What follows belongs to an exercise in optimizing a design on an open flow for a short achievable clock period and few clock cycles; a production flow would make more cautious choices. Function was checked by simulation only, so behaviour that the tests miss may differ from the original. The series may have gaps, and a smaller design here may also do less where the tests do not look. No run shown here takes its clock network from TritonCTS; it comes from the design's own scripts or RTL. The clock port is modelled as an ideal driver, which makes a skipped or thinned clock tree look cheaper than it is; a real chip needs a root buffer or a tree. Power and IR drop assume default switching activity.

### Placement density heat map, run 1

Bar = 200 um. The die is cut into 34 by 34 equal tiles; dark blue is low, red is high, 0 to 100% covered.
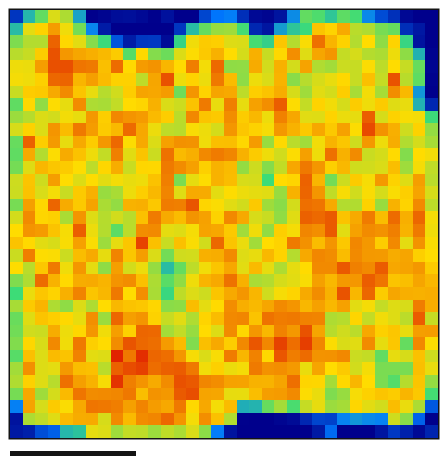
### IR drop over the die, run 1

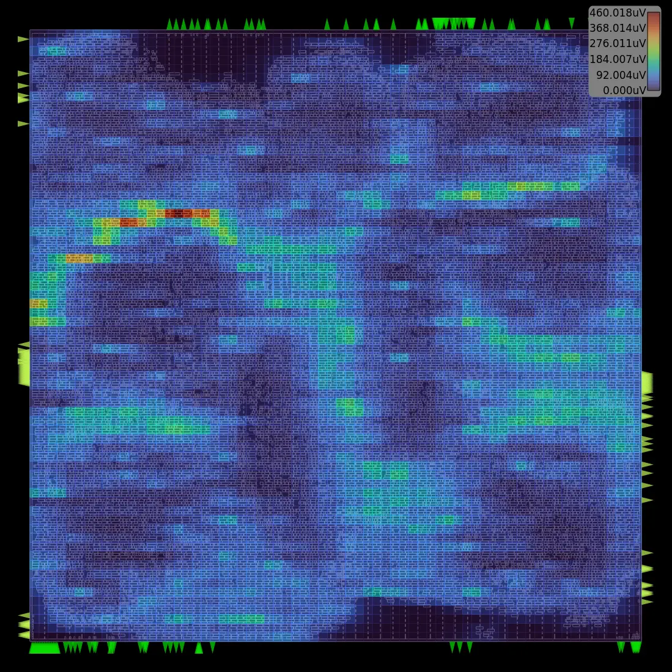
### Signal wires on met1, run 1

Bar = 200 um.
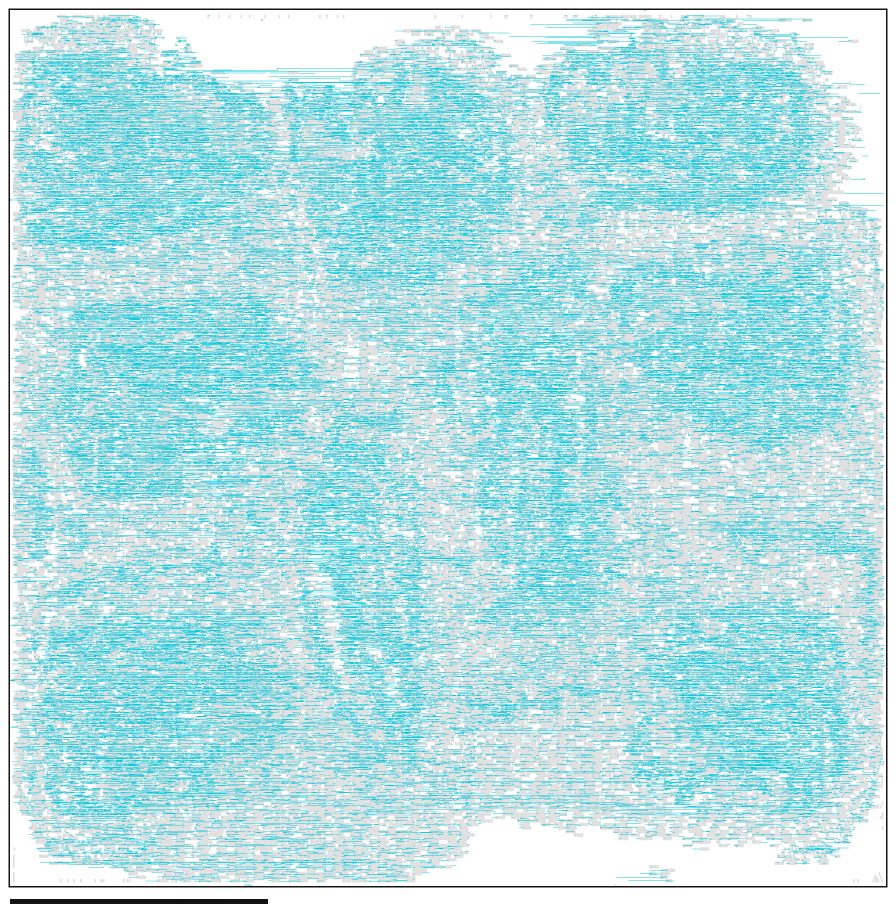
==> design/flow/design.v <==
module conv(
    input rst,
    input clk,
    output M0_R_req,
    output [31:0] M0_addr,
    input [31:0] M0_R_data,
    output [3:0] M0_W_req,
    output [31:0] M0_W_data,
    output M1_R_req,
    output [31:0] M1_addr,
    input [31:0] M1_R_data,
    output [3:0] M1_W_req,
    output reg [31:0] M1_W_data,
    input start,
    output finish
);
    assign M0_W_req  = 4'd0;
    assign M0_W_data = 32'd0;
    reg        busy;           
    reg        done;           
    reg        req;            
    reg  [9:0] raddr;          
    reg  [9:0] rcnt;           
    reg        rv;             
    reg  [3:0] wsel;           
    reg  [4:0] col;            
    reg  [4:0] row;            
    reg        colok, rowok;   
    reg  [2:0] ov;             
    reg        wr;             
    reg  [9:0] waddr;          
    wire go      = start & ~busy & ~done;           
    wire lastw   = wr & (waddr == 10'd675);         
    wire n_busy  = ~rst & ((busy & ~lastw) | go);
    wire n_done  = ~rst & (done | lastw);
    wire n_req   = ~rst & ((req & (rcnt != 10'd792)) | go);
    wire [9:0] n_raddr = rst ? 10'd784 :
                         req ? ((raddr == 10'd792) ? 10'd0 : raddr + 10'd1) :
                         go ? 10'd784 : raddr;
    wire n_wr    = ~rst & ov[2];
    wire [9:0] n_waddr = rst ? 10'd0 : wr ? waddr + 10'd1 : go ? 10'd0 : waddr;
    wire pix_in = rv & (wsel == 4'd9);
    always @(posedge clk) begin
        busy  <= n_busy;
        done  <= n_done;
        req   <= n_req;
        raddr <= n_raddr;
        wr    <= n_wr;
        waddr <= n_waddr;
        if (rst) begin
            rv <= 1'b0;
            ov <= 3'd0;
        end else begin
            if (go) begin
                rcnt  <= 10'd0;
                wsel  <= 4'd0;
                col   <= 5'd0;
                row   <= 5'd0;
                colok <= 1'b0;
                rowok <= 1'b0;
            end
            if (req) rcnt <= rcnt + 10'd1;
            rv <= req;
            if (rv) begin
                if (wsel != 4'd9) wsel <= wsel + 4'd1;
                if (pix_in) begin
                    if (col == 5'd27) begin
                        col   <= 5'd0;
                        colok <= 1'b0;
                        row   <= row + 5'd1;
                        if (row == 5'd1) rowok <= 1'b1;
                    end else begin
                        col <= col + 5'd1;
                        if (col == 5'd1) colok <= 1'b1;
                    end
                end
            end
            ov <= {ov[1:0], pix_in & colok & rowok};
        end
    end
    wire [9:0] oraddr, owaddr;
    conv_oreg #(1)  o_finish (.clk(clk), .d(n_done), .q(finish));
    conv_oreg #(1)  o_m0req  (.clk(clk), .d(n_req), .q(M0_R_req));
    conv_oreg #(10) o_m0addr (.clk(clk), .d(n_raddr), .q(oraddr));
    conv_oreg #(1)  o_m1req  (.clk(clk), .d(n_wr), .q(M1_R_req));
    conv_oreg #(1)  o_m1we0  (.clk(clk), .d(n_wr), .q(M1_W_req[0]));
    conv_oreg #(1)  o_m1we1  (.clk(clk), .d(n_wr), .q(M1_W_req[1]));
    conv_oreg #(1)  o_m1we2  (.clk(clk), .d(n_wr), .q(M1_W_req[2]));
    conv_oreg #(1)  o_m1we3  (.clk(clk), .d(n_wr), .q(M1_W_req[3]));
    conv_oreg #(10) o_m1addr (.clk(clk), .d(n_waddr), .q(owaddr));
    assign M0_addr = {20'd0, oraddr, 2'b00};
    assign M1_addr = {20'd0, owaddr, 2'b00};
    wire [47:0] t0_0, t0_1, t0_2, t0_3;
    conv_mul mul0(.clk(clk), .x(M0_R_data), .wload(rv && wsel == 4'd0), .t0(t0_0), .t1(t0_1), .t2(t0_2), .t3(t0_3));
    wire [47:0] t1_0, t1_1, t1_2, t1_3;
    conv_mul mul1(.clk(clk), .x(M0_R_data), .wload(rv && wsel == 4'd1), .t0(t1_0), .t1(t1_1), .t2(t1_2), .t3(t1_3));
    wire [47:0] t2_0, t2_1, t2_2, t2_3;
    conv_mul mul2(.clk(clk), .x(M0_R_data), .wload(rv && wsel == 4'd2), .t0(t2_0), .t1(t2_1), .t2(t2_2), .t3(t2_3));
    wire [47:0] t3_0, t3_1, t3_2, t3_3;
    conv_mul mul3(.clk(clk), .x(M0_R_data), .wload(rv && wsel == 4'd3), .t0(t3_0), .t1(t3_1), .t2(t3_2), .t3(t3_3));
    wire [47:0] t4_0, t4_1, t4_2, t4_3;
    conv_mul mul4(.clk(clk), .x(M0_R_data), .wload(rv && wsel == 4'd4), .t0(t4_0), .t1(t4_1), .t2(t4_2), .t3(t4_3));
    wire [47:0] t5_0, t5_1, t5_2, t5_3;
    conv_mul mul5(.clk(clk), .x(M0_R_data), .wload(rv && wsel == 4'd5), .t0(t5_0), .t1(t5_1), .t2(t5_2), .t3(t5_3));
    wire [47:0] t6_0, t6_1, t6_2, t6_3;
    conv_mul mul6(.clk(clk), .x(M0_R_data), .wload(rv && wsel == 4'd6), .t0(t6_0), .t1(t6_1), .t2(t6_2), .t3(t6_3));
    wire [47:0] t7_0, t7_1, t7_2, t7_3;
    conv_mul mul7(.clk(clk), .x(M0_R_data), .wload(rv && wsel == 4'd7), .t0(t7_0), .t1(t7_1), .t2(t7_2), .t3(t7_3));
    wire [47:0] t8_0, t8_1, t8_2, t8_3;
    conv_mul mul8(.clk(clk), .x(M0_R_data), .wload(rv && wsel == 4'd8), .t0(t8_0), .t1(t8_1), .t2(t8_2), .t3(t8_3));
    reg [31:0] rs [0:8];
    reg [31:0] rc [0:8];
    reg [31:0] d2 [0:24];
    reg [31:0] d5 [0:24];
    wire [47:0] q0_s1 = t0_0 ^ t0_1 ^ t0_2;
    wire [47:0] q0_c1 = {(t0_0[46:0] & t0_1[46:0]) | (t0_0[46:0] & t0_2[46:0]) | (t0_1[46:0] & t0_2[46:0]), 1'b0};
    wire [47:0] q0_s3 = q0_s1 ^ q0_c1 ^ t0_3;
    wire [47:0] q0_c3 = {(q0_s1[46:0] & q0_c1[46:0]) | (q0_s1[46:0] & t0_3[46:0]) | (q0_c1[46:0] & t0_3[46:0]), 1'b0};
    wire [16:0] lo0 = {1'b0, q0_s3[15:0]} + {1'b0, q0_c3[15:0]};
    wire [31:0] hs0 = q0_s3[47:16];
    wire [31:0] hc0 = q0_c3[47:16];
    wire [31:0] ns0 = hs0 ^ hc0;
    wire [31:0] nc0 = {hs0[30:0] & hc0[30:0], lo0[16]};
    wire [47:0] q1_s1 = t1_0 ^ t1_1 ^ t1_2;
    wire [47:0] q1_c1 = {(t1_0[46:0] & t1_1[46:0]) | (t1_0[46:0] & t1_2[46:0]) | (t1_1[46:0] & t1_2[46:0]), 1'b0};
    wire [47:0] as1 = {rs[0], 16'd0};
    wire [47:0] ac1 = {rc[0], 16'd0};
    wire [47:0] q1_s2 = t1_3 ^ as1 ^ ac1;
    wire [47:0] q1_c2 = {(t1_3[46:0] & as1[46:0]) | (t1_3[46:0] & ac1[46:0]) | (as1[46:0] & ac1[46:0]), 1'b0};
    wire [47:0] q1_s3 = q1_s1 ^ q1_c1 ^ q1_s2;
    wire [47:0] q1_c3 = {(q1_s1[46:0] & q1_c1[46:0]) | (q1_s1[46:0] & q1_s2[46:0]) | (q1_c1[46:0] & q1_s2[46:0]), 1'b0};
    wire [16:0] lo1 = {1'b0, q1_s3[15:0]} + {1'b0, q1_c3[15:0]};
    wire [31:0] hs1 = q1_s3[47:16];
    wire [31:0] hc1 = q1_c3[47:16];
    wire [31:0] h31 = q1_c2[47:16];
    wire [31:0] ns1 = hs1 ^ hc1 ^ h31;
    wire [31:0] nc1 = {(hs1[30:0] & hc1[30:0]) | (hs1[30:0] & h31[30:0]) | (hc1[30:0] & h31[30:0]), lo1[16]};
    wire [47:0] q2_s1 = t2_0 ^ t2_1 ^ t2_2;
    wire [47:0] q2_c1 = {(t2_0[46:0] & t2_1[46:0]) | (t2_0[46:0] & t2_2[46:0]) | (t2_1[46:0] & t2_2[46:0]), 1'b0};
    wire [47:0] as2 = {rs[1], 16'd0};
    wire [47:0] ac2 = {rc[1], 16'd0};
    wire [47:0] q2_s2 = t2_3 ^ as2 ^ ac2;
    wire [47:0] q2_c2 = {(t2_3[46:0] & as2[46:0]) | (t2_3[46:0] & ac2[46:0]) | (as2[46:0] & ac2[46:0]), 1'b0};
    wire [47:0] q2_s3 = q2_s1 ^ q2_c1 ^ q2_s2;
    wire [47:0] q2_c3 = {(q2_s1[46:0] & q2_c1[46:0]) | (q2_s1[46:0] & q2_s2[46:0]) | (q2_c1[46:0] & q2_s2[46:0]), 1'b0};
    wire [16:0] lo2 = {1'b0, q2_s3[15:0]} + {1'b0, q2_c3[15:0]};
    wire [31:0] hs2 = q2_s3[47:16];
    wire [31:0] hc2 = q2_c3[47:16];
    wire [31:0] h32 = q2_c2[47:16];
    wire [31:0] ns2 = hs2 ^ hc2 ^ h32;
    wire [31:0] nc2 = {(hs2[30:0] & hc2[30:0]) | (hs2[30:0] & h32[30:0]) | (hc2[30:0] & h32[30:0]), lo2[16]};
    wire [47:0] q3_s1 = t3_0 ^ t3_1 ^ t3_2;
    wire [47:0] q3_c1 = {(t3_0[46:0] & t3_1[46:0]) | (t3_0[46:0] & t3_2[46:0]) | (t3_1[46:0] & t3_2[46:0]), 1'b0};
    wire [31:0] a3 = d2[24];
    wire [47:0] q3_s3 = q3_s1 ^ q3_c1 ^ t3_3;
    wire [47:0] q3_c3 = {(q3_s1[46:0] & q3_c1[46:0]) | (q3_s1[46:0] & t3_3[46:0]) | (q3_c1[46:0] & t3_3[46:0]), 1'b0};
    wire [16:0] lo3 = {1'b0, q3_s3[15:0]} + {1'b0, q3_c3[15:0]};
    wire [31:0] hs3 = q3_s3[47:16];
    wire [31:0] hc3 = q3_c3[47:16];
    wire [31:0] h33 = a3;
    wire [31:0] ns3 = hs3 ^ hc3 ^ h33;
    wire [31:0] nc3 = {(hs3[30:0] & hc3[30:0]) | (hs3[30:0] & h33[30:0]) | (hc3[30:0] & h33[30:0]), lo3[16]};
    wire [47:0] q4_s1 = t4_0 ^ t4_1 ^ t4_2;
    wire [47:0] q4_c1 = {(t4_0[46:0] & t4_1[46:0]) | (t4_0[46:0] & t4_2[46:0]) | (t4_1[46:0] & t4_2[46:0]), 1'b0};
    wire [47:0] as4 = {rs[3], 16'd0};
    wire [47:0] ac4 = {rc[3], 16'd0};
    wire [47:0] q4_s2 = t4_3 ^ as4 ^ ac4;
    wire [47:0] q4_c2 = {(t4_3[46:0] & as4[46:0]) | (t4_3[46:0] & ac4[46:0]) | (as4[46:0] & ac4[46:0]), 1'b0};
    wire [47:0] q4_s3 = q4_s1 ^ q4_c1 ^ q4_s2;
    wire [47:0] q4_c3 = {(q4_s1[46:0] & q4_c1[46:0]) | (q4_s1[46:0] & q4_s2[46:0]) | (q4_c1[46:0] & q4_s2[46:0]), 1'b0};
    wire [16:0] lo4 = {1'b0, q4_s3[15:0]} + {1'b0, q4_c3[15:0]};
    wire [31:0] hs4 = q4_s3[47:16];
    wire [31:0] hc4 = q4_c3[47:16];
    wire [31:0] h34 = q4_c2[47:16];
    wire [31:0] ns4 = hs4 ^ hc4 ^ h34;
    wire [31:0] nc4 = {(hs4[30:0] & hc4[30:0]) | (hs4[30:0] & h34[30:0]) | (hc4[30:0] & h34[30:0]), lo4[16]};
    wire [47:0] q5_s1 = t5_0 ^ t5_1 ^ t5_2;
    wire [47:0] q5_c1 = {(t5_0[46:0] & t5_1[46:0]) | (t5_0[46:0] & t5_2[46:0]) | (t5_1[46:0] & t5_2[46:0]), 1'b0};
    wire [47:0] as5 = {rs[4], 16'd0};
    wire [47:0] ac5 = {rc[4], 16'd0};
    wire [47:0] q5_s2 = t5_3 ^ as5 ^ ac5;
    wire [47:0] q5_c2 = {(t5_3[46:0] & as5[46:0]) | (t5_3[46:0] & ac5[46:0]) | (as5[46:0] & ac5[46:0]), 1'b0};
    wire [47:0] q5_s3 = q5_s1 ^ q5_c1 ^ q5_s2;
    wire [47:0] q5_c3 = {(q5_s1[46:0] & q5_c1[46:0]) | (q5_s1[46:0] & q5_s2[46:0]) | (q5_c1[46:0] & q5_s2[46:0]), 1'b0};
    wire [16:0] lo5 = {1'b0, q5_s3[15:0]} + {1'b0, q5_c3[15:0]};
    wire [31:0] hs5 = q5_s3[47:16];
    wire [31:0] hc5 = q5_c3[47:16];
    wire [31:0] h35 = q5_c2[47:16];
    wire [31:0] ns5 = hs5 ^ hc5 ^ h35;
    wire [31:0] nc5 = {(hs5[30:0] & hc5[30:0]) | (hs5[30:0] & h35[30:0]) | (hc5[30:0] & h35[30:0]), lo5[16]};
    wire [47:0] q6_s1 = t6_0 ^ t6_1 ^ t6_2;
    wire [47:0] q6_c1 = {(t6_0[46:0] & t6_1[46:0]) | (t6_0[46:0] & t6_2[46:0]) | (t6_1[46:0] & t6_2[46:0]), 1'b0};
    wire [31:0] a6 = d5[24];
    wire [47:0] q6_s3 = q6_s1 ^ q6_c1 ^ t6_3;
    wire [47:0] q6_c3 = {(q6_s1[46:0] & q6_c1[46:0]) | (q6_s1[46:0] & t6_3[46:0]) | (q6_c1[46:0] & t6_3[46:0]), 1'b0};
    wire [16:0] lo6 = {1'b0, q6_s3[15:0]} + {1'b0, q6_c3[15:0]};
    wire [31:0] hs6 = q6_s3[47:16];
    wire [31:0] hc6 = q6_c3[47:16];
    wire [31:0] h36 = a6;
    wire [31:0] ns6 = hs6 ^ hc6 ^ h36;
    wire [31:0] nc6 = {(hs6[30:0] & hc6[30:0]) | (hs6[30:0] & h36[30:0]) | (hc6[30:0] & h36[30:0]), lo6[16]};
    wire [47:0] q7_s1 = t7_0 ^ t7_1 ^ t7_2;
    wire [47:0] q7_c1 = {(t7_0[46:0] & t7_1[46:0]) | (t7_0[46:0] & t7_2[46:0]) | (t7_1[46:0] & t7_2[46:0]), 1'b0};
    wire [47:0] as7 = {rs[6], 16'd0};
    wire [47:0] ac7 = {rc[6], 16'd0};
    wire [47:0] q7_s2 = t7_3 ^ as7 ^ ac7;
    wire [47:0] q7_c2 = {(t7_3[46:0] & as7[46:0]) | (t7_3[46:0] & ac7[46:0]) | (as7[46:0] & ac7[46:0]), 1'b0};
    wire [47:0] q7_s3 = q7_s1 ^ q7_c1 ^ q7_s2;
    wire [47:0] q7_c3 = {(q7_s1[46:0] & q7_c1[46:0]) | (q7_s1[46:0] & q7_s2[46:0]) | (q7_c1[46:0] & q7_s2[46:0]), 1'b0};
    wire [16:0] lo7 = {1'b0, q7_s3[15:0]} + {1'b0, q7_c3[15:0]};
    wire [31:0] hs7 = q7_s3[47:16];
    wire [31:0] hc7 = q7_c3[47:16];
    wire [31:0] h37 = q7_c2[47:16];
    wire [31:0] ns7 = hs7 ^ hc7 ^ h37;
    wire [31:0] nc7 = {(hs7[30:0] & hc7[30:0]) | (hs7[30:0] & h37[30:0]) | (hc7[30:0] & h37[30:0]), lo7[16]};
    wire [47:0] q8_s1 = t8_0 ^ t8_1 ^ t8_2;
    wire [47:0] q8_c1 = {(t8_0[46:0] & t8_1[46:0]) | (t8_0[46:0] & t8_2[46:0]) | (t8_1[46:0] & t8_2[46:0]), 1'b0};
    wire [47:0] as8 = {rs[7], 16'd0};
    wire [47:0] ac8 = {rc[7], 16'd0};
    wire [47:0] q8_s2 = t8_3 ^ as8 ^ ac8;
    wire [47:0] q8_c2 = {(t8_3[46:0] & as8[46:0]) | (t8_3[46:0] & ac8[46:0]) | (as8[46:0] & ac8[46:0]), 1'b0};
    wire [47:0] q8_s3 = q8_s1 ^ q8_c1 ^ q8_s2;
    wire [47:0] q8_c3 = {(q8_s1[46:0] & q8_c1[46:0]) | (q8_s1[46:0] & q8_s2[46:0]) | (q8_c1[46:0] & q8_s2[46:0]), 1'b0};
    wire [16:0] lo8 = {1'b0, q8_s3[15:0]} + {1'b0, q8_c3[15:0]};
    wire [31:0] hs8 = q8_s3[47:16];
    wire [31:0] hc8 = q8_c3[47:16];
    wire [31:0] h38 = q8_c2[47:16];
    wire [31:0] ns8 = hs8 ^ hc8 ^ h38;
    wire [31:0] nc8 = {(hs8[30:0] & hc8[30:0]) | (hs8[30:0] & h38[30:0]) | (hc8[30:0] & h38[30:0]), lo8[16]};
    integer j;
    always @(posedge clk) begin
        rs[0] <= ns0;
        rc[0] <= nc0;
        rs[1] <= ns1;
        rc[1] <= nc1;
        rs[2] <= ns2;
        rc[2] <= nc2;
        rs[3] <= ns3;
        rc[3] <= nc3;
        rs[4] <= ns4;
        rc[4] <= nc4;
        rs[5] <= ns5;
        rc[5] <= nc5;
        rs[6] <= ns6;
        rc[6] <= nc6;
        rs[7] <= ns7;
        rc[7] <= nc7;
        rs[8] <= ns8;
        rc[8] <= nc8;
        d2[0] <= rs[2] + rc[2];
        d5[0] <= rs[5] + rc[5];
        for (j = 1; j < 25; j = j + 1) begin
            d2[j] <= d2[j-1];
            d5[j] <= d5[j-1];
        end
        M1_W_data <= rs[8] + rc[8];
    end
endmodule
module conv_mul(
    input             clk,
    input      [31:0] x,         
    input             wload,     
    output reg [47:0] t0,
    output reg [47:0] t1,
    output reg [47:0] t2,
    output reg [47:0] t3
);
    reg [31:0] w;                
    reg [31:0] wq;               
    reg [34:0] w3;               
    reg [10:0] neg, m1, m2, m3, m4;   
    wire [34:0] xe = {x[31], x[31], x, 1'b0};
    integer k;
    always @(posedge clk) begin
        if (wload) w <= x;
        wq <= w;
        w3 <= {{3{w[31]}}, w} + {{2{w[31]}}, w, 1'b0};
        for (k = 0; k < 11; k = k + 1) begin
            neg[k] <= xe[3*k+3];
            case (xe[3*k +: 4])
                4'b0000, 4'b1111: {m1[k], m2[k], m3[k], m4[k]} <= 4'b0000;
                4'b0001, 4'b0010, 4'b1101, 4'b1110: {m1[k], m2[k], m3[k], m4[k]} <= 4'b1000;
                4'b0011, 4'b0100, 4'b1011, 4'b1100: {m1[k], m2[k], m3[k], m4[k]} <= 4'b0100;
                4'b0101, 4'b0110, 4'b1001, 4'b1010: {m1[k], m2[k], m3[k], m4[k]} <= 4'b0010;
                default: {m1[k], m2[k], m3[k], m4[k]} <= 4'b0001;
            endcase
        end
    end
    wire [34:0] w1 = {{3{wq[31]}}, wq};
    wire [34:0] w2 = {{2{wq[31]}}, wq, 1'b0};
    wire [34:0] w4 = {{1{wq[31]}}, wq, 2'b0};
    wire [34:0] mag0 = ({35{m1[0]}} & w1) | ({35{m2[0]}} & w2) | ({35{m3[0]}} & w3) | ({35{m4[0]}} & w4);
    wire [34:0] v0 = mag0 ^ {35{neg[0]}};
    wire [47:0] pp0 = {13'd0, {~v0[34], v0[33:0]}};
    wire [34:0] mag1 = ({35{m1[1]}} & w1) | ({35{m2[1]}} & w2) | ({35{m3[1]}} & w3) | ({35{m4[1]}} & w4);
    wire [34:0] v1 = mag1 ^ {35{neg[1]}};
    wire [47:0] pp1 = {10'd0, {~v1[34], v1[33:0]}, 3'd0};
    wire [34:0] mag2 = ({35{m1[2]}} & w1) | ({35{m2[2]}} & w2) | ({35{m3[2]}} & w3) | ({35{m4[2]}} & w4);
    wire [34:0] v2 = mag2 ^ {35{neg[2]}};
    wire [47:0] pp2 = {7'd0, {~v2[34], v2[33:0]}, 6'd0};
    wire [34:0] mag3 = ({35{m1[3]}} & w1) | ({35{m2[3]}} & w2) | ({35{m3[3]}} & w3) | ({35{m4[3]}} & w4);
    wire [34:0] v3 = mag3 ^ {35{neg[3]}};
    wire [47:0] pp3 = {4'd0, {~v3[34], v3[33:0]}, 9'd0};
    wire [34:0] mag4 = ({35{m1[4]}} & w1) | ({35{m2[4]}} & w2) | ({35{m3[4]}} & w3) | ({35{m4[4]}} & w4);
    wire [34:0] v4 = mag4 ^ {35{neg[4]}};
    wire [47:0] pp4 = {1'd0, {~v4[34], v4[33:0]}, 12'd0};
    wire [34:0] mag5 = ({35{m1[5]}} & w1) | ({35{m2[5]}} & w2) | ({35{m3[5]}} & w3) | ({35{m4[5]}} & w4);
    wire [34:0] v5 = mag5 ^ {35{neg[5]}};
    wire [47:0] pp5 = {v5[32:0], 15'd0};
    wire [34:0] mag6 = ({35{m1[6]}} & w1) | ({35{m2[6]}} & w2) | ({35{m3[6]}} & w3) | ({35{m4[6]}} & w4);
    wire [34:0] v6 = mag6 ^ {35{neg[6]}};
    wire [47:0] pp6 = {v6[29:0], 18'd0};
    wire [34:0] mag7 = ({35{m1[7]}} & w1) | ({35{m2[7]}} & w2) | ({35{m3[7]}} & w3) | ({35{m4[7]}} & w4);
    wire [34:0] v7 = mag7 ^ {35{neg[7]}};
    wire [47:0] pp7 = {v7[26:0], 21'd0};
    wire [34:0] mag8 = ({35{m1[8]}} & w1) | ({35{m2[8]}} & w2) | ({35{m3[8]}} & w3) | ({35{m4[8]}} & w4);
    wire [34:0] v8 = mag8 ^ {35{neg[8]}};
    wire [47:0] pp8 = {v8[23:0], 24'd0};
    wire [34:0] mag9 = ({35{m1[9]}} & w1) | ({35{m2[9]}} & w2) | ({35{m3[9]}} & w3) | ({35{m4[9]}} & w4);
    wire [34:0] v9 = mag9 ^ {35{neg[9]}};
    wire [47:0] pp9 = {v9[20:0], 27'd0};
    wire [34:0] mag10 = ({35{m1[10]}} & w1) | ({35{m2[10]}} & w2) | ({35{m3[10]}} & w3) | ({35{m4[10]}} & w4);
    wire [34:0] v10 = mag10 ^ {35{neg[10]}};
    wire [47:0] pp10 = {v10[17:0], 30'd0};
    wire [47:0] nc = {1'b1, 1'b0, 1'b1, 1'b1, 1'b0, 1'b1, 1'b1, 1'b0, 1'b1, 1'b1, 1'b0, 1'b1, 1'b1, 1'b1, 1'b0, 1'b0, 1'b0, neg[10], 1'b0, 1'b0, neg[9], 1'b0, 1'b0, neg[8], 1'b0, 1'b0, neg[7], 1'b0, 1'b0, neg[6], 1'b0, 1'b0, neg[5], 1'b0, 1'b0, neg[4], 1'b0, 1'b0, neg[3], 1'b0, 1'b0, neg[2], 1'b0, 1'b0, neg[1], 1'b0, 1'b0, neg[0]};
    wire [47:0] b0s0 = pp0 ^ pp1 ^ pp2;
    wire [47:0] b0c0 = {(pp0[46:0] & pp1[46:0]) | (pp0[46:0] & pp2[46:0]) | (pp1[46:0] & pp2[46:0]), 1'b0};
    wire [47:0] b0s1 = pp3 ^ pp4 ^ pp5;
    wire [47:0] b0c1 = {(pp3[46:0] & pp4[46:0]) | (pp3[46:0] & pp5[46:0]) | (pp4[46:0] & pp5[46:0]), 1'b0};
    wire [47:0] b0s2 = pp6 ^ pp7 ^ pp8;
    wire [47:0] b0c2 = {(pp6[46:0] & pp7[46:0]) | (pp6[46:0] & pp8[46:0]) | (pp7[46:0] & pp8[46:0]), 1'b0};
    wire [47:0] b0s3 = pp9 ^ pp10 ^ nc;
    wire [47:0] b0c3 = {(pp9[46:0] & pp10[46:0]) | (pp9[46:0] & nc[46:0]) | (pp10[46:0] & nc[46:0]), 1'b0};
    wire [47:0] b1s0 = b0s0 ^ b0c0 ^ b0s1;
    wire [47:0] b1c0 = {(b0s0[46:0] & b0c0[46:0]) | (b0s0[46:0] & b0s1[46:0]) | (b0c0[46:0] & b0s1[46:0]), 1'b0};
    wire [47:0] b1s1 = b0c1 ^ b0s2 ^ b0c2;
    wire [47:0] b1c1 = {(b0c1[46:0] & b0s2[46:0]) | (b0c1[46:0] & b0c2[46:0]) | (b0s2[46:0] & b0c2[46:0]), 1'b0};
    wire [47:0] b2s0 = b1s0 ^ b1c0 ^ b1s1;
    wire [47:0] b2c0 = {(b1s0[46:0] & b1c0[46:0]) | (b1s0[46:0] & b1s1[46:0]) | (b1c0[46:0] & b1s1[46:0]), 1'b0};
    wire [47:0] b2s1 = b1c1 ^ b0s3 ^ b0c3;
    wire [47:0] b2c1 = {(b1c1[46:0] & b0s3[46:0]) | (b1c1[46:0] & b0c3[46:0]) | (b0s3[46:0] & b0c3[46:0]), 1'b0};
    always @(posedge clk) begin
        t0 <= b2s0;
        t1 <= b2c0;
        t2 <= b2s1;
        t3 <= b2c1;
    end
endmodule
module conv_oreg #(parameter N = 1) (
    input              clk,
    input      [N-1:0] d,
    output reg [N-1:0] q
);
    always @(posedge clk) q <= d;
endmodule
==> design/flow/flow/run.sh <==
#!/bin/bash
# Own layout flow: the standard synthesis unchanged, then the standard
# ORFS steps with these changes:
#  - after clock tree synthesis, flow/post_cts.tcl moves the flip-flops that
#    drive output ports next to their port buffers (flow/outflops.tcl) and
#    replaces TritonCTS's tree with flow/ctree.tcl's: four levels of clock
#    inverters made by recursive bisection of the flip-flops, whose 4
#    first-level cells the clock port drives itself.
set -euo pipefail
MARGIN=${MARGIN:-9.0}
export CT_BITS=${CT_BITS:-"2 2 2 2"}
export CT_CELLS=${CT_CELLS:-"clkinv_16 clkinv_16 clkinv_16 clkinv_16"}
HERE=$(pwd)
bash standard.sh synth > synth.log 2>&1
bash standard.sh SETUP_SLACK_MARGIN=$MARGIN POST_CTS_TCL=$HERE/flow/post_cts.tcl finish > layout.log 2>&1
==> design/flow/flow/ctree.tcl <==

proc ct_env {name default} {
  if {[info exists ::env($name)]} { return $::env($name) }
  return $default
}

# bisect a list of {x y payload} into 2^levels groups, splitting each group at
# the median of its wider side
proc ct_split {items levels} {
  if {$levels == 0 || [llength $items] < 2} { return [list $items] }
  set xs [lmap it $items {lindex $it 0}]
  set ys [lmap it $items {lindex $it 1}]
  set dx [expr {[tcl::mathfunc::max {*}$xs] - [tcl::mathfunc::min {*}$xs]}]
  set dy [expr {[tcl::mathfunc::max {*}$ys] - [tcl::mathfunc::min {*}$ys]}]
  set k [expr {$dx >= $dy ? 0 : 1}]
  set sorted [lsort -real -index $k $items]
  set h [expr {[llength $sorted] / 2}]
  set a [ct_split [lrange $sorted 0 [expr {$h - 1}]] [expr {$levels - 1}]]
  set b [ct_split [lrange $sorted $h end] [expr {$levels - 1}]]
  return [concat $a $b]
}

proc ct_centre {pts} {
  set sx 0.0; set sy 0.0
  foreach it $pts {
    set sx [expr {$sx + [lindex $it 0]}]
    set sy [expr {$sy + [lindex $it 1]}]
  }
  set n [llength $pts]
  return [list [expr {round($sx / $n)}] [expr {round($sy / $n)}]]
}

# a tree node: {x y kids} where kids are nodes, or {x y sinks} at the last level
proc ct_node {items lvl} {
  if {$lvl == [llength $::ct_bits] - 1} {
    set xy [ct_centre $items]
    return [list [lindex $xy 0] [lindex $xy 1] $items]
  }
  set kids {}
  foreach g [ct_split $items [lindex $::ct_bits [expr {$lvl + 1}]]] {
    if {[llength $g]} { lappend kids [ct_node $g [expr {$lvl + 1}]] }
  }
  set xy [ct_centre $kids]
  return [list [lindex $xy 0] [lindex $xy 1] $kids]
}

proc ct_pin {inst dir} {
  foreach it [$inst getITerms] {
    if {$dir eq "in" && [$it isInputSignal]} { return $it }
    if {$dir eq "out" && [$it isOutputSignal]} { return $it }
  }
  error "ctree: no $dir pin on [$inst getName]"
}

proc ct_inst {node parent_net lvl} {
  set master [lindex $::ct_masters $lvl]
  set name "ctree_${lvl}_${::ct_count}"
  incr ::ct_count
  set inst [odb::dbInst_create $::ct_block $master $name]
  set w [$master getWidth]
  set h [$master getHeight]
  $inst setLocation [expr {[lindex $node 0] - $w / 2}] [expr {[lindex $node 1] - $h / 2}]
  $inst setPlacementStatus PLACED
  [ct_pin $inst in] connect $parent_net
  set net [odb::dbNet_create $::ct_block "ctnet_${lvl}_${::ct_count}"]
  $net setSigType CLOCK
  [ct_pin $inst out] connect $net
  if {$lvl == [llength $::ct_bits] - 1} {
    foreach s [lindex $node 2] { [lindex $s 2] connect $net }
    incr ::ct_leaves
  } else {
    foreach k [lindex $node 2] { ct_inst $k $net [expr {$lvl + 1}] }
  }
}

set ::ct_block [ord::get_db_block]
set ::ct_bits [ct_env CT_BITS "2 3 3"]
set ::ct_masters {}
set ninv 0
foreach c [ct_env CT_CELLS "clkbuf_16 clkbuf_16 clkbuf_16"] {
  set m [[ord::get_db] findMaster "sky130_fd_sc_hd__$c"]
  if {$m eq "NULL"} { error "ctree: no cell $c" }
  if {[string match "*inv*" $c]} { incr ninv }
  lappend ::ct_masters $m
}
if {[llength $::ct_masters] != [llength $::ct_bits]} { error "ctree: CT_CELLS and CT_BITS differ in length" }
if {$ninv % 2} { error "ctree: odd number of inverting levels" }
if {[lindex $::ct_bits 0] != 2} { error "ctree: the port drives 4 cells: CT_BITS must start with 2" }
set clk [$::ct_block findNet clk]

# the existing tree: cells reached from the clock port, and the sinks
set bufs {}
set nets {}
set sinks {}
set queue [list $clk]
while {[llength $queue]} {
  set n [lindex $queue 0]
  set queue [lrange $queue 1 end]
  foreach it [$n getITerms] {
    if {[$it isOutputSignal]} { continue }
    set inst [$it getInst]
    set m [[$inst getMaster] getName]
    if {[string match "sky130_fd_sc_hd__clkbuf_*" $m] || [string match "sky130_fd_sc_hd__clkinv*" $m]} {
      lappend bufs $inst
      set out {}
      foreach o [$inst getITerms] {
        if {[$o isOutputSignal] && [$o getNet] ne "NULL"} { set out [$o getNet] }
      }
      # TritonCTS's dummy loads have no output net
      if {$out eq {}} { continue }
      if {[string match "sky130_fd_sc_hd__clkinv*" $m]} { error "ctree: clock inverter [$inst getName]" }
      lappend nets $out
      lappend queue $out
    } else {
      lappend sinks $it
    }
  }
}
puts "ctree: removing [llength $bufs] clock tree cells; [llength $sinks] sinks"
foreach it $sinks { $it disconnect }
foreach b $bufs {
  foreach it [$b getITerms] { if {[$it getNet] ne "NULL"} { $it disconnect } }
  odb::dbInst_destroy $b
}
foreach n $nets { odb::dbNet_destroy $n }

set items {}
foreach it $sinks {
  set xy [$it getAvgXY]
  if {[lindex $xy 0] == 0} {
    set loc [[$it getInst] getLocation]
    set xy [list 1 [lindex $loc 0] [lindex $loc 1]]
  }
  lappend items [list [lindex $xy 1] [lindex $xy 2] $it]
}

set ::ct_count 0
set ::ct_leaves 0
foreach g [ct_split $items 2] {
  ct_inst [ct_node $g 0] $clk 0
}
puts "ctree: built $::ct_count cells ($::ct_leaves driving flip-flops), levels {$::ct_bits}, cells {[ct_env CT_CELLS {clkbuf_16 clkbuf_16 clkbuf_16}]}"

# Split the clusters of last-level cells whose flip-flop clock pins see a
# slew over limit_ps (estimated from placement): half of the flip-flops move
# to a new cell of the same kind, driven by the same net.
proc ct_max_sink_slew {net_name} {
  set w 0
  foreach pin [get_pins -of_objects [get_nets $net_name]] {
    if {[get_property $pin direction] ne "input"} { continue }
    foreach a {min max} { foreach e {rise fall} {
      set sl [sta::time_ui_sta [get_property $pin slew_${a}_$e]]
      if {$sl > $w} { set w $sl }
    } }
  }
  return [expr {$w * 1e12}]
}

proc ct_fix_slew {limit_ps} {
  set last [expr {[llength $::ct_bits] - 1}]
  set split 0
  foreach inst [$::ct_block getInsts] {
    if {![string match "ctree_${last}_*" [$inst getName]]} { continue }
    set out [[ct_pin $inst out] getNet]
    set s [ct_max_sink_slew [$out getName]]
    if {$s <= $limit_ps || $split >= 32} { continue }
    set items {}
    foreach it [$out getITerms] {
      if {[$it getInst] eq $inst} { continue }
      set xy [$it getAvgXY]
      lappend items [list [lindex $xy 1] [lindex $xy 2] $it]
    }
    if {[llength $items] < 2} { continue }
    lassign [ct_split $items 1] g1 g2
    set master [$inst getMaster]
    set name "ctree_${last}_${::ct_count}"
    incr ::ct_count
    set new [odb::dbInst_create $::ct_block $master $name]
    set xy [ct_centre $g2]
    $new setLocation [expr {[lindex $xy 0] - [$master getWidth] / 2}] [expr {[lindex $xy 1] - [$master getHeight] / 2}]
    $new setPlacementStatus PLACED
    [ct_pin $new in] connect [[ct_pin $inst in] getNet]
    set net [odb::dbNet_create $::ct_block "ctnet_${last}_${::ct_count}"]
    $net setSigType CLOCK
    [ct_pin $new out] connect $net
    foreach s2 $g2 { [lindex $s2 2] disconnect; [lindex $s2 2] connect $net }
    set xy [ct_centre $g1]
    $inst setLocation [expr {[lindex $xy 0] - [$master getWidth] / 2}] [expr {[lindex $xy 1] - [$master getHeight] / 2}]
    $inst setPlacementStatus PLACED
    incr split
    puts "ctree: split [$inst getName] ([format %.1f $s] ps)"
  }
  return $split
}
==> design/flow/flow/outflops.tcl <==
# Move each flip-flop that drives an output port's buffer (and nothing else)
# onto that buffer's spot, next to the port; detailed placement then
# legalizes them side by side. This shortens the wire from the flip-flop to
# the buffer on the clock-to-output paths. The port buffers become buf_8.
set block [ord::get_db_block]
set moved 0
set ::outbuf_cell sky130_fd_sc_hd__buf_8
foreach bt [$block getBTerms] {
  if {[$bt getIoType] ne "OUTPUT"} { continue }
  set net [$bt getNet]
  if {$net eq "NULL"} { continue }
  set buf {}
  foreach it [$net getITerms] { if {[$it isOutputSignal]} { set buf [$it getInst] } }
  if {$buf eq {}} { continue }
  set in {}
  foreach it [$buf getITerms] { if {[$it isInputSignal]} { set in $it } }
  if {$in eq {} || [$in getNet] eq "NULL"} { continue }
  set n2 [$in getNet]
  if {[llength [$n2 getITerms]] != 2 || [llength [$n2 getBTerms]] != 0} { continue }
  set ff {}
  foreach it [$n2 getITerms] {
    if {[$it isOutputSignal] && [string match "sky130_fd_sc_hd__*df*" [[[$it getInst] getMaster] getName]]} {
      set ff [$it getInst]
    }
  }
  if {$ff eq {}} { continue }
  # the port buffer: a strong buffer (its load is only the port)
  set bm [[$buf getMaster] getName]
  if {[string match "sky130_fd_sc_hd__buf_*" $bm] && $bm ne $::outbuf_cell} {
    $buf swapMaster [[ord::get_db] findMaster $::outbuf_cell]
  }
  set loc [$buf getLocation]
  $ff setLocation [lindex $loc 0] [lindex $loc 1]
  $ff setPlacementStatus PLACED
  incr moved
}
puts "outflops: moved $moved output flip-flops next to their port buffers"
detailed_placement
==> design/flow/flow/post_cts.tcl <==
# Move the output flip-flops next to their port buffers, replace TritonCTS's
# clock tree with flow/ctree.tcl's, legalize, split the clusters whose clock
# slew is high, and repair timing again.
source [file join [file dirname [info script]] outflops.tcl]
source [file join [file dirname [info script]] ctree.tcl]
detailed_placement
estimate_parasitics -placement
for {set i 0} {$i < 2} {incr i} {
  if {[ct_fix_slew [ct_env CT_SLEW_PS 95]] == 0} { break }
  detailed_placement
  estimate_parasitics -placement
}
report_clock_skew
repair_timing_helper
detailed_placement
check_placement -verbose
report_clock_skew
report_worst_slack -max
==> design/flow/standard.sh <==
#!/bin/bash
# synth_recipe.tcl (not shown) runs the flow's synth.tcl, then flattens the netlist and writes it again
# the make line also repeats each setting of config.mk as NAME=value (left out here)
make -C /OpenROAD-flow-scripts/flow DESIGN_CONFIG=/design/flow/config.mk WORK_HOME=/design/flow/orfs CLKGATE_MAP_FILE= SYNTH_SCRIPT=/design/flow/synth_recipe.tcl "${@:-finish}"
==> design/flow/config.mk <==
export PLATFORM = sky130hd
export DESIGN_NAME = conv
export DESIGN_NICKNAME = conv
export VERILOG_FILES = /design/flow/design.v
export SDC_FILE = /design/flow/constraint.sdc
export NUM_CORES = 8
export LEC_CHECK = 0
export CAP_MARGIN = 30
export CORE_MARGIN = 2
export CORE_UTILIZATION = 65
export PLACE_DENSITY = 0.75
export SLEW_MARGIN = 30
export SYNTH_HIERARCHICAL = 1
==> design/flow/constraint.sdc <==
create_clock -name core_clock -period 12.0 [get_ports {clk}]
set_input_delay 2.4000 -clock core_clock [delete_from_list [all_inputs] [get_ports {clk}]]
set_output_delay 2.4000 -clock core_clock [all_outputs]
set_load 0.01 [all_outputs]
==> impl_metrics.toml, run 1 <==
[final_layout]
multi_input_area_mm2 = 0.1790
multi_input_area_share_pct = 54.49
drive_above_1_share_pct = 14.20
final_cells = 31903
layout_top_registers = "d2 (800), d5 (800)"
layout_common_cells = "dfxtp_1 (4027), fa_1 (2863), inv_1 (2662)"
fillers = 30126
multi_input_gates = 16573
areaGrowthSynthToFinish_pct = 11.11

[floorplan]
ios = 206
die_area_mm2 = 0.4601

[place]
hpwl_um = 599900
place_inst = 30899

[sta]
max_freq_mhz = 288.7
rsz0062_at_grt = "true"
min_period_ps = 3464
relSlewSlack_pct = 33.09
hold_viol_final = 0
timing.hold.ws_ps = 277.3

[min_path]
hold_end = "d2[4][27]"
hold_path_class = "reg -> reg"
hold_depth = 0

[synthesis]
synth_common_cells = "dfxtp_1 (4648), fa_1 (2897), inv_1 (2736)"
synthSimpleGateAreaFrac_pct = 2.715
synth.distinct_cells = 90
synthMuxAreaShare_pct = 0.3954
ys_warn_count = 14
ys.flop_type = "dfxtp_1"
yosysTopAreaCell = "dfxtp_1"
synth_area_leaders = "dfxtp_1 (31%), fa_1 (20%), a221oi_1 (7.3%)"
ys_ff_latch = 4962

[pwr]
p_comb_share_pct = 53.1
seqPwrFrac_pct = 33.0
pg_comb_mw = 44.6
sw_frac_of_total_pct = 45.63

[worst_setup_path]
reg2regPathDepth = 12
path_class = "reg -> out"
cp-start-kind = "register"
crit_start = "o_m1addr.q[1]"
worstPathCellList = "buf_8"
crit_cells = 1
crit_arrival_ps = 1060
rr_startpoint = "rs[5][0]"
r2r_setup_slack_ps = 8820

[drt]
wl_per_cell_um = 30.77
wl_met3_um = 122400
vias_per_cell = 6.935
drt_pass1_iterations = 10
drt-met1-wl_um = 310500

[grt]
met3_usage_pct = 11.80
grtUsageMet1_pct = 45.31
grt_max_degree = 36

[status]
run_status = "finished clean"

[cts]
clk_latency_ps = 660
path_clk_slew_ps = 60
Testbench counts for the RTL of run 1, summed over its fixed seeds: cycles 25,568.
## Picture notes: 'Placement density heat map'
tiles over 75% full	51%
mean over tiles	70%
fullest tile	96%
Starting Density: 65.28%
fin util: 72.54%
Core Box Area: 0.4528 mm2

## Picture notes: 'IR drop over the die'
P_int: 45.74 mW
Pwr Density: 256.2 mW/mm2
Power Total: 84.13 mW
Psw: 38.39 mW

## Picture notes: 'Signal wires on met1'
wire length on this layer	311 mm
main direction	horizontal
longest straight run	196 um
Routed Wire Length: 981800 um
via count: 221.3k

==> inputs of run 2 (changes only) <==
--- a/design/flow/flow/outflops.tcl
+++ b/design/flow/flow/outflops.tcl
@@ -2,8 +2,7 @@
 # onto that buffer's spot, next to the port; detailed placement then
 # legalizes them side by side. This shortens the wire from the flip-flop to
-# the buffer on the clock-to-output paths. The port buffers become buf_8.
+# the buffer on the clock-to-output paths.
 set block [ord::get_db_block]
 set moved 0
-set ::outbuf_cell sky130_fd_sc_hd__buf_8
 foreach bt [$block getBTerms] {
   if {[$bt getIoType] ne "OUTPUT"} { continue }
@@ -25,9 +24,4 @@
   }
   if {$ff eq {}} { continue }
-  # the port buffer: a strong buffer (its load is only the port)
-  set bm [[$buf getMaster] getName]
-  if {[string match "sky130_fd_sc_hd__buf_*" $bm] && $bm ne $::outbuf_cell} {
-    $buf swapMaster [[ord::get_db] findMaster $::outbuf_cell]
-  }
   set loc [$buf getLocation]
   $ff setLocation [lindex $loc 0] [lindex $loc 1]
==> run 2 against run 1 <==
  * Final area barely moved
  * Maximum frequency fell by 0.95%
  * Worst setup slack got worse by 33 ps
  * Sequential power barely moved
  * Register-to-register slack barely moved
  * Routed wire length rose by 0.30%
  * Combinational power barely moved
  * Sequential share of layout area barely moved
  * Clock power barely moved
  * Critical path depth did not move
  * Flip-flop and latch count did not move
  * Die area did not move
  * Largest cell class unchanged
  * Largest power group unchanged
==> impl_metrics.toml, run 2 <==
[worst_setup_path]
rr_startpoint = "rs[5][0]"
crit_cells = 1
crit_start = "o_m0addr.q[5]"
r2r_setup_slack_ps = 8810
path_class = "reg -> out"
reg2regPathDepth = 12
crit_arrival_ps = 1100
worstPathCellList = "buf_2"
cp-start-kind = "register"

[min_path]
hold_end = "d2[4][27]"
hold_depth = 0

[pwr]
pg_comb_mw = 44.8
seqPwrFrac_pct = 32.9
powerDensity_mw_per_mm2 = 256.6
p_sw_mw = 38.50

[synthesis]
synthSimpleGateAreaFrac_pct = 2.715
synth_common_cells = "dfxtp_1 (4648), fa_1 (2897), inv_1 (2736)"
ys_warn_count = 14
synthMuxAreaShare_pct = 0.3954
ys.flop_type = "dfxtp_1"
yosysTopAreaCell = "dfxtp_1"
ys_ff_latch = 4962

[drt]
drt-met1-wl_um = 312500
wl_per_cell_um = 30.83
drt_pass1_iterations = 13
vias_per_cell = 6.909

[final_layout]
layout_top_registers = "d2 (800), d5 (800)"
drive_above_1_share_pct = 14.19
areaGrowthSynthToFinish_pct = 11.04
multi_input_gates = 16573

[floorplan]
die_area_mm2 = 0.4601
core_area_mm2 = 0.4528
ios = 206

[cts]
clk_latency_ps = 690
path_clk_slew_ps = 60

[sta]
relSlewSlack_pct = 32.34
min_period_ps = 3497

[place]
hpwl_um = 599900

[status]
run_status = "finished clean"
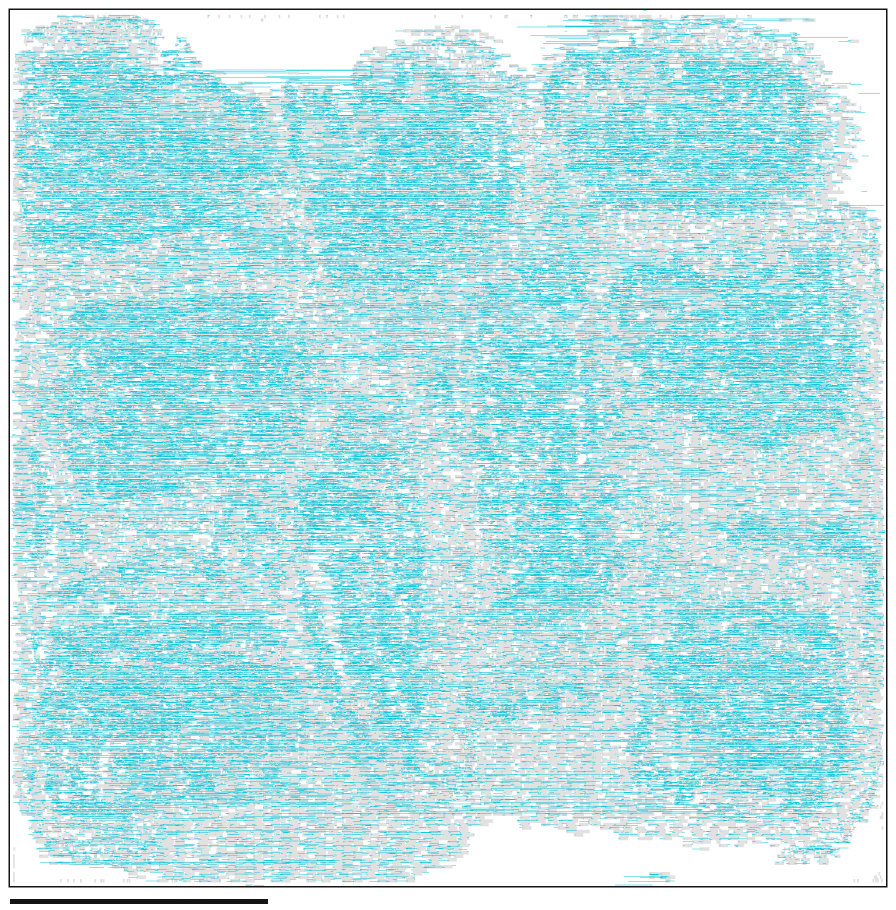
*Signal wires on met1, run 2*
Bar = 200 um.
longest straight run	140 um
wire length on this layer	312 mm
via count: 220.7k
M1 GR Usage: 45.44%

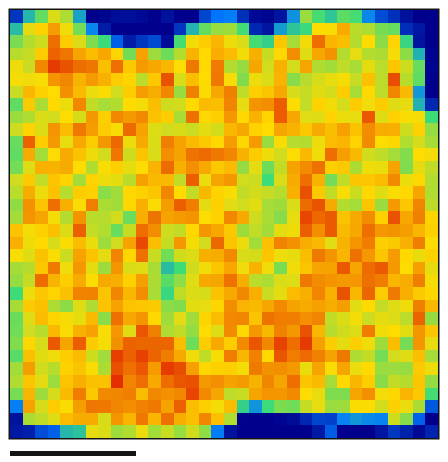
*Placement density heat map, run 2*
Bar = 200 um. The die is cut into 34 by 34 equal tiles; dark blue is low, red is high, 0 to 100% covered.
nearly empty tiles	3.1%
mean over tiles	70%
fullest tile	95%
tiles over 75% full	51%
fin util: 72.49%

==> inputs of run 3 (changes only) <==
--- a/design/flow/flow/run.sh
+++ b/design/flow/flow/run.sh
@@ -2,4 +2,5 @@
 # Own layout flow: the standard synthesis unchanged, then the standard
 # ORFS steps with these changes:
+#  - flow/pin_clk.tcl puts the clock pin in the middle of the left edge;
 #  - after clock tree synthesis, flow/post_cts.tcl moves the flip-flops that
 #    drive output ports next to their port buffers (flow/outflops.tcl) and
@@ -13,3 +14,3 @@
 HERE=$(pwd)
 bash standard.sh synth > synth.log 2>&1
-bash standard.sh SETUP_SLACK_MARGIN=$MARGIN POST_CTS_TCL=$HERE/flow/post_cts.tcl finish > layout.log 2>&1
+bash standard.sh SETUP_SLACK_MARGIN=$MARGIN PRE_IO_PLACEMENT_TCL=$HERE/flow/pin_clk.tcl POST_CTS_TCL=$HERE/flow/post_cts.tcl finish > layout.log 2>&1
==> design/flow/flow/pin_clk.tcl (new file) <==
# Put the clock pin in the middle of the die's left edge (instead of where
# the pin placer would put it), which shortens the clock port's wires to the
# four first-level clock cells, one per quarter of the die.
set die [[ord::get_db_block] getDieArea]
set y [expr {([$die yMax] + [$die yMin]) / 2000.0}]
place_pin -pin_name clk -layer $::env(IO_PLACER_H) -location [list 0 $y] -pin_size {0.8 0.3} -force_to_die_boundary
==> run 3 against run 2 <==
  * Area after synthesis stayed put
  * First-iteration DRC count is 4.5% higher
  * Maximum frequency is 1.5% higher
  * Combinational power hardly changed
  * Die area stayed put
  * Total power is 0.63% lower
  * Core utilization hardly changed
  * Still clean on timing, DRC and antenna
  * Sequential power hardly changed
==> impl_metrics.toml, run 3 <==
[status]
run_status = "finished clean"

[worst_setup_path]
r2r_setup_slack_ps = 8780
reg2regPathDepth = 11
cp-start-kind = "register"
slowest_stage = "dfxtp_1"
path_class = "reg -> out"
crit_cells = 1
crit_arrival_ps = 1050
worstPathCellList = "buf_2"
rr_startpoint = "rs[5][0]"

[synthesis]
ys_warn_count = 14
synthSimpleGateAreaFrac_pct = 2.715
ys.flop_type = "dfxtp_1"
synth_common_cells = "dfxtp_1 (4648), fa_1 (2897), inv_1 (2736)"
synth_top_family_by_area = "adder cells"
yosysTopAreaCell = "dfxtp_1"

[cts]
path_clk_slew_ps = 60

[floorplan]
ios = 205
die_area_mm2 = 0.4601
core_area_mm2 = 0.4528

[drt]
wl_per_cell_um = 31.28
drt_pass1_iterations = 14
via_count = 222163
drt-met1-wl_um = 317300
vias_per_cell = 6.958

[min_path]
hold_end = "d2[2][13]"
hold_depth = 0

[pwr]
p_sw_mw = 38.27
pg_comb_mw = 44.5
seqPwrFrac_pct = 33.2

[final_layout]
layout_top_registers = "d2 (800), d5 (800)"
multi_input_gates = 16572
drive_above_1_share_pct = 14.07

[grt]
grtUsageMet1_pct = 46.35

[sta]
relSlewSlack_pct = 24.78
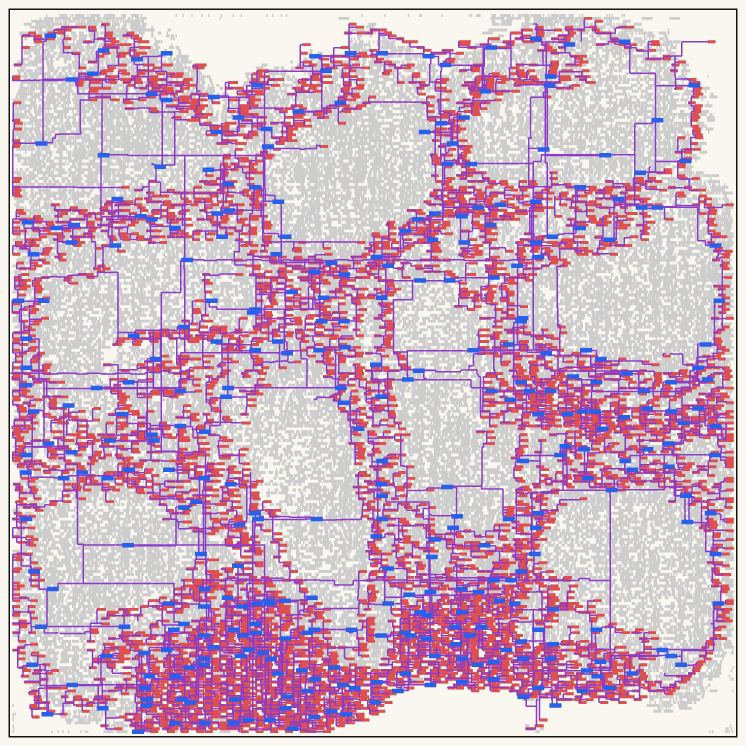
*Clock network drawn from the DEF, run 3*
[purple] clock wires | length: 50.4 mm
[blue] clock-net drivers | count: 340
[red] flip-flops | count: 4962
routed clock nets	341
clk_skew: 84.39 ps
Skew-Pair Late Insertion Delay: 620 ps
Clk pwr share: 13.7%
P_clk: 11.4 mW

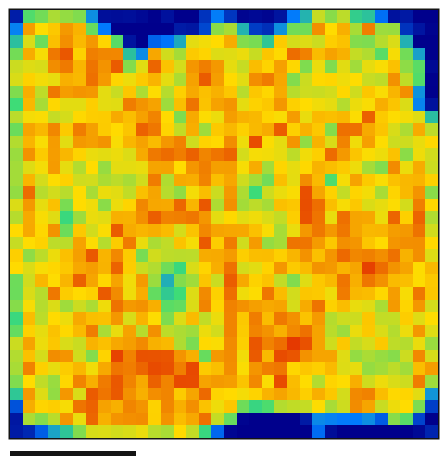
*Placement density heat map, run 3*
Bar = 200 um. The die is cut into 34 by 34 equal tiles; dark blue is low, red is high, 0 to 100% covered.
mean over tiles	70%
fullest tile	94%
nearly empty tiles	3.6%
fin util: 72.48%

==> inputs of run 4 (changes only) <==
--- a/design/flow/flow/ctree.tcl
+++ b/design/flow/flow/ctree.tcl
@@ -65,4 +65,6 @@
   set net [odb::dbNet_create $::ct_block "ctnet_${lvl}_${::ct_count}"]
   $net setSigType CLOCK
+  # the upper levels' long wires get TritonCTS's double-spacing rule
+  if {$lvl < [llength $::ct_bits] - 1 && $::ct_ndr ne "NULL"} { $net setNonDefaultRule $::ct_ndr }
   [ct_pin $inst out] connect $net
   if {$lvl == [llength $::ct_bits] - 1} {
@@ -75,4 +77,5 @@
 
 set ::ct_block [ord::get_db_block]
+set ::ct_ndr [$::ct_block findNonDefaultRule CTS_NDR_0]
 set ::ct_bits [ct_env CT_BITS "2 3 3"]
 set ::ct_masters {}
==> run 4 against run 3 <==
  * Register-to-register slack improved by 40 ps
  * Sequential share of layout area is essentially flat
  * Combinational power about the same
  * Final area about the same
  * Global-route usage rose by 1.3 points
  * Still clean
  * Die area unchanged
  * Routed wire length increased by 0.27%
  * Synthesized cell count unchanged
  * Maximum frequency up 0.47%
  * Highest routed layer unchanged
==> impl_metrics.toml, run 4 <==
[pwr]
clock_power_mw = 11.4
sw_frac_of_total_pct = 45.76
seqPwrFrac_pct = 33.2
pg_comb_mw = 44.6

[synthesis]
synth_area_leaders = "dfxtp_1 (31%), fa_1 (20%), a221oi_1 (7.3%)"
synth_top_cell_area_share_pct = 31.48
ys_ff_latch = 4962
synthSimpleGateAreaFrac_pct = 2.715
ys.flop_type = "dfxtp_1"
synthAdderAreaFrac_pct = 25.09
ys_warn_count = 14
synth_common_cells = "dfxtp_1 (4648), fa_1 (2897), inv_1 (2736)"
yosysTopAreaCell = "dfxtp_1"
synth_top_family_by_area = "adder cells"

[floorplan]
die_y_um = 678.3
die_area_mm2 = 0.4601
start_util_pct = 65.28
core_area_mm2 = 0.4528
ios = 205
tap_cells = 5976

[worst_setup_path]
crit_cells = 1
rr_startpoint = "rs[2][14]"
reg2regPathDepth = 10
cp-start-kind = "register"
slowest_stage = "dfxtp_1"
crit_arrival_ps = 1030
worstPathCellList = "buf_2"
r2r_setup_slack_ps = 8820
path_class = "reg -> out"

[sta]
min_period_over_period_pct = 28.59
tightest_slew_ps = 1137
setup_tns_ps = 0
hold_viol_final = 0
finalSetupViolCount = 0
relSlewSlack_pct = 24.23

[final_layout]
drive_above_1_share_pct = 14.22
multi_input_area_mm2 = 0.1789
postLayoutCoreUtil_pct = 72.52
n_sequential_cell = 4962
layout_top_registers = "d2 (800), d5 (800)"
multi_input_gates = 16572

[grt]
grtUsageMet1_pct = 46.85

[drt]
via_count = 222892
remaining_drc_errors = 0
wl_per_cell_um = 31.39
drt_wl_total_um = 1001000
vias_per_cell = 6.988
drt_pass1_iterations = 13
drt-met1-wl_um = 319100

[cts]
path_clk_slew_ps = 60
cts.sinks = 4962

[min_path]
hold_end = "d2[2][13]"
hold_depth = 0

[status]
run_status = "finished clean"

[place]
place_congestion = 0.9837
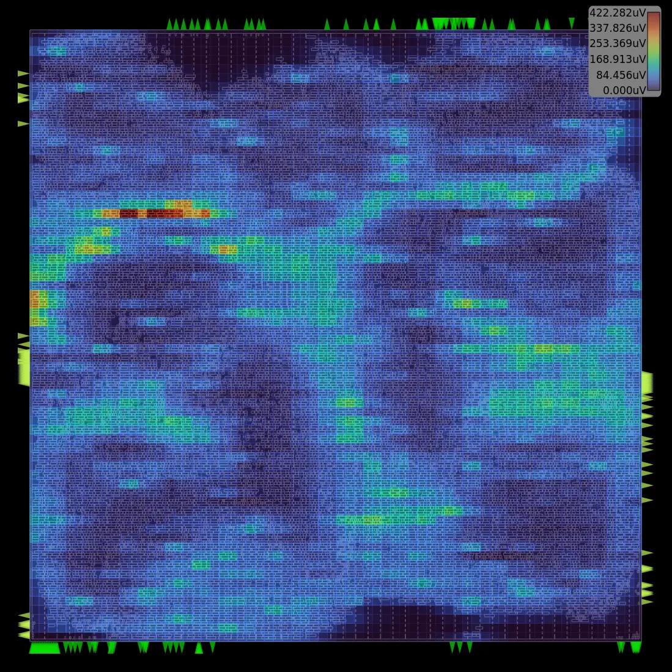
*IR drop over the die, run 4*
Power Total: 83.82 mW
Pwr Density: 255.3 mW/mm2
P_int: 45.46 mW
Psw: 38.36 mW

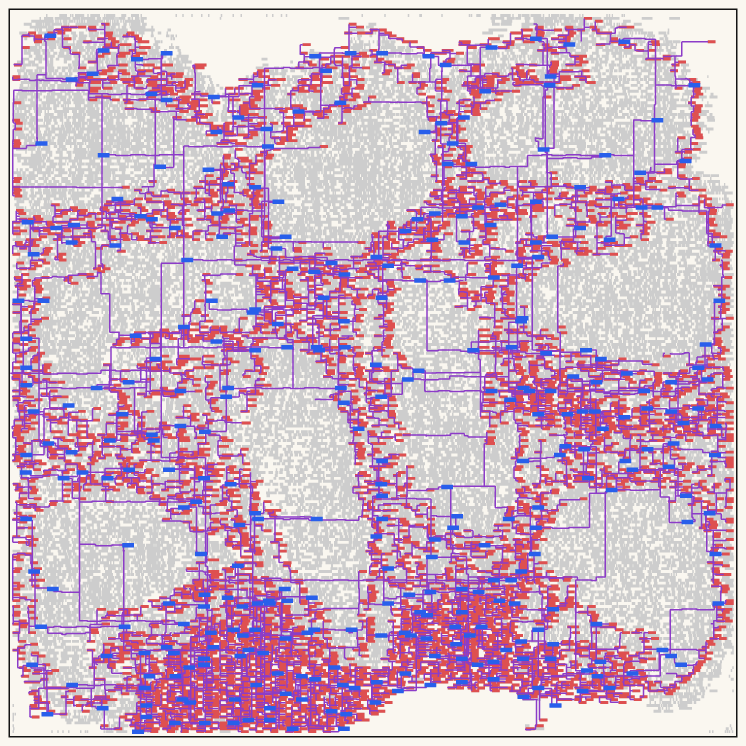
*Clock network drawn from the DEF, run 4*
[red] flip-flops | count: 4962
[purple] clock wires | length: 51.2 mm
[blue] clock-net drivers | count: 340
flops lie	spread over the die
routed clock nets	341
clk_skew: 75.21 ps
Clk pwr share: 13.6%
Skew-Pair Late Insertion Delay: 590 ps

static timing again, ports no longer ideal:
No port has a modelled driver above. Below, the same layouts with a new extraction and two added sets of constraints.
Step 1 (the two cells are an assumption about what drives the block):
set clk [get_ports {clk}]
set_driving_cell -lib_cell sky130_fd_sc_hd__clkbuf_16 $clk
set_driving_cell -lib_cell sky130_fd_sc_hd__buf_2 [delete_from_list [all_inputs] $clk]
Step 2 adds t to the input delays and takes it off the output delays; t is the mean of the earliest and latest rising clock arrival at the registers after step 1. Input paths then give back, and output paths get back, about the clock's delay inside the block.
a / b / c = ideal ports / drivers / drivers and shift; a / b = the first two.
run	t, ns	setup WS [ns]	cell pins on the clock port's net
run 1	1.004	8.536 / 8.139 / 7.872	4
run 2	1.026	8.503 / 8.120 / 7.876	4
run 3	0.978	8.553 / 8.154 / 7.890	4
run 4	0.957	8.569 / 8.174 / 7.967	4
After both steps every run listed still meets setup and hold. The setup slack of run 1, which loses most, moves by -0.397 ns with the drivers and by -0.664 ns with both steps.
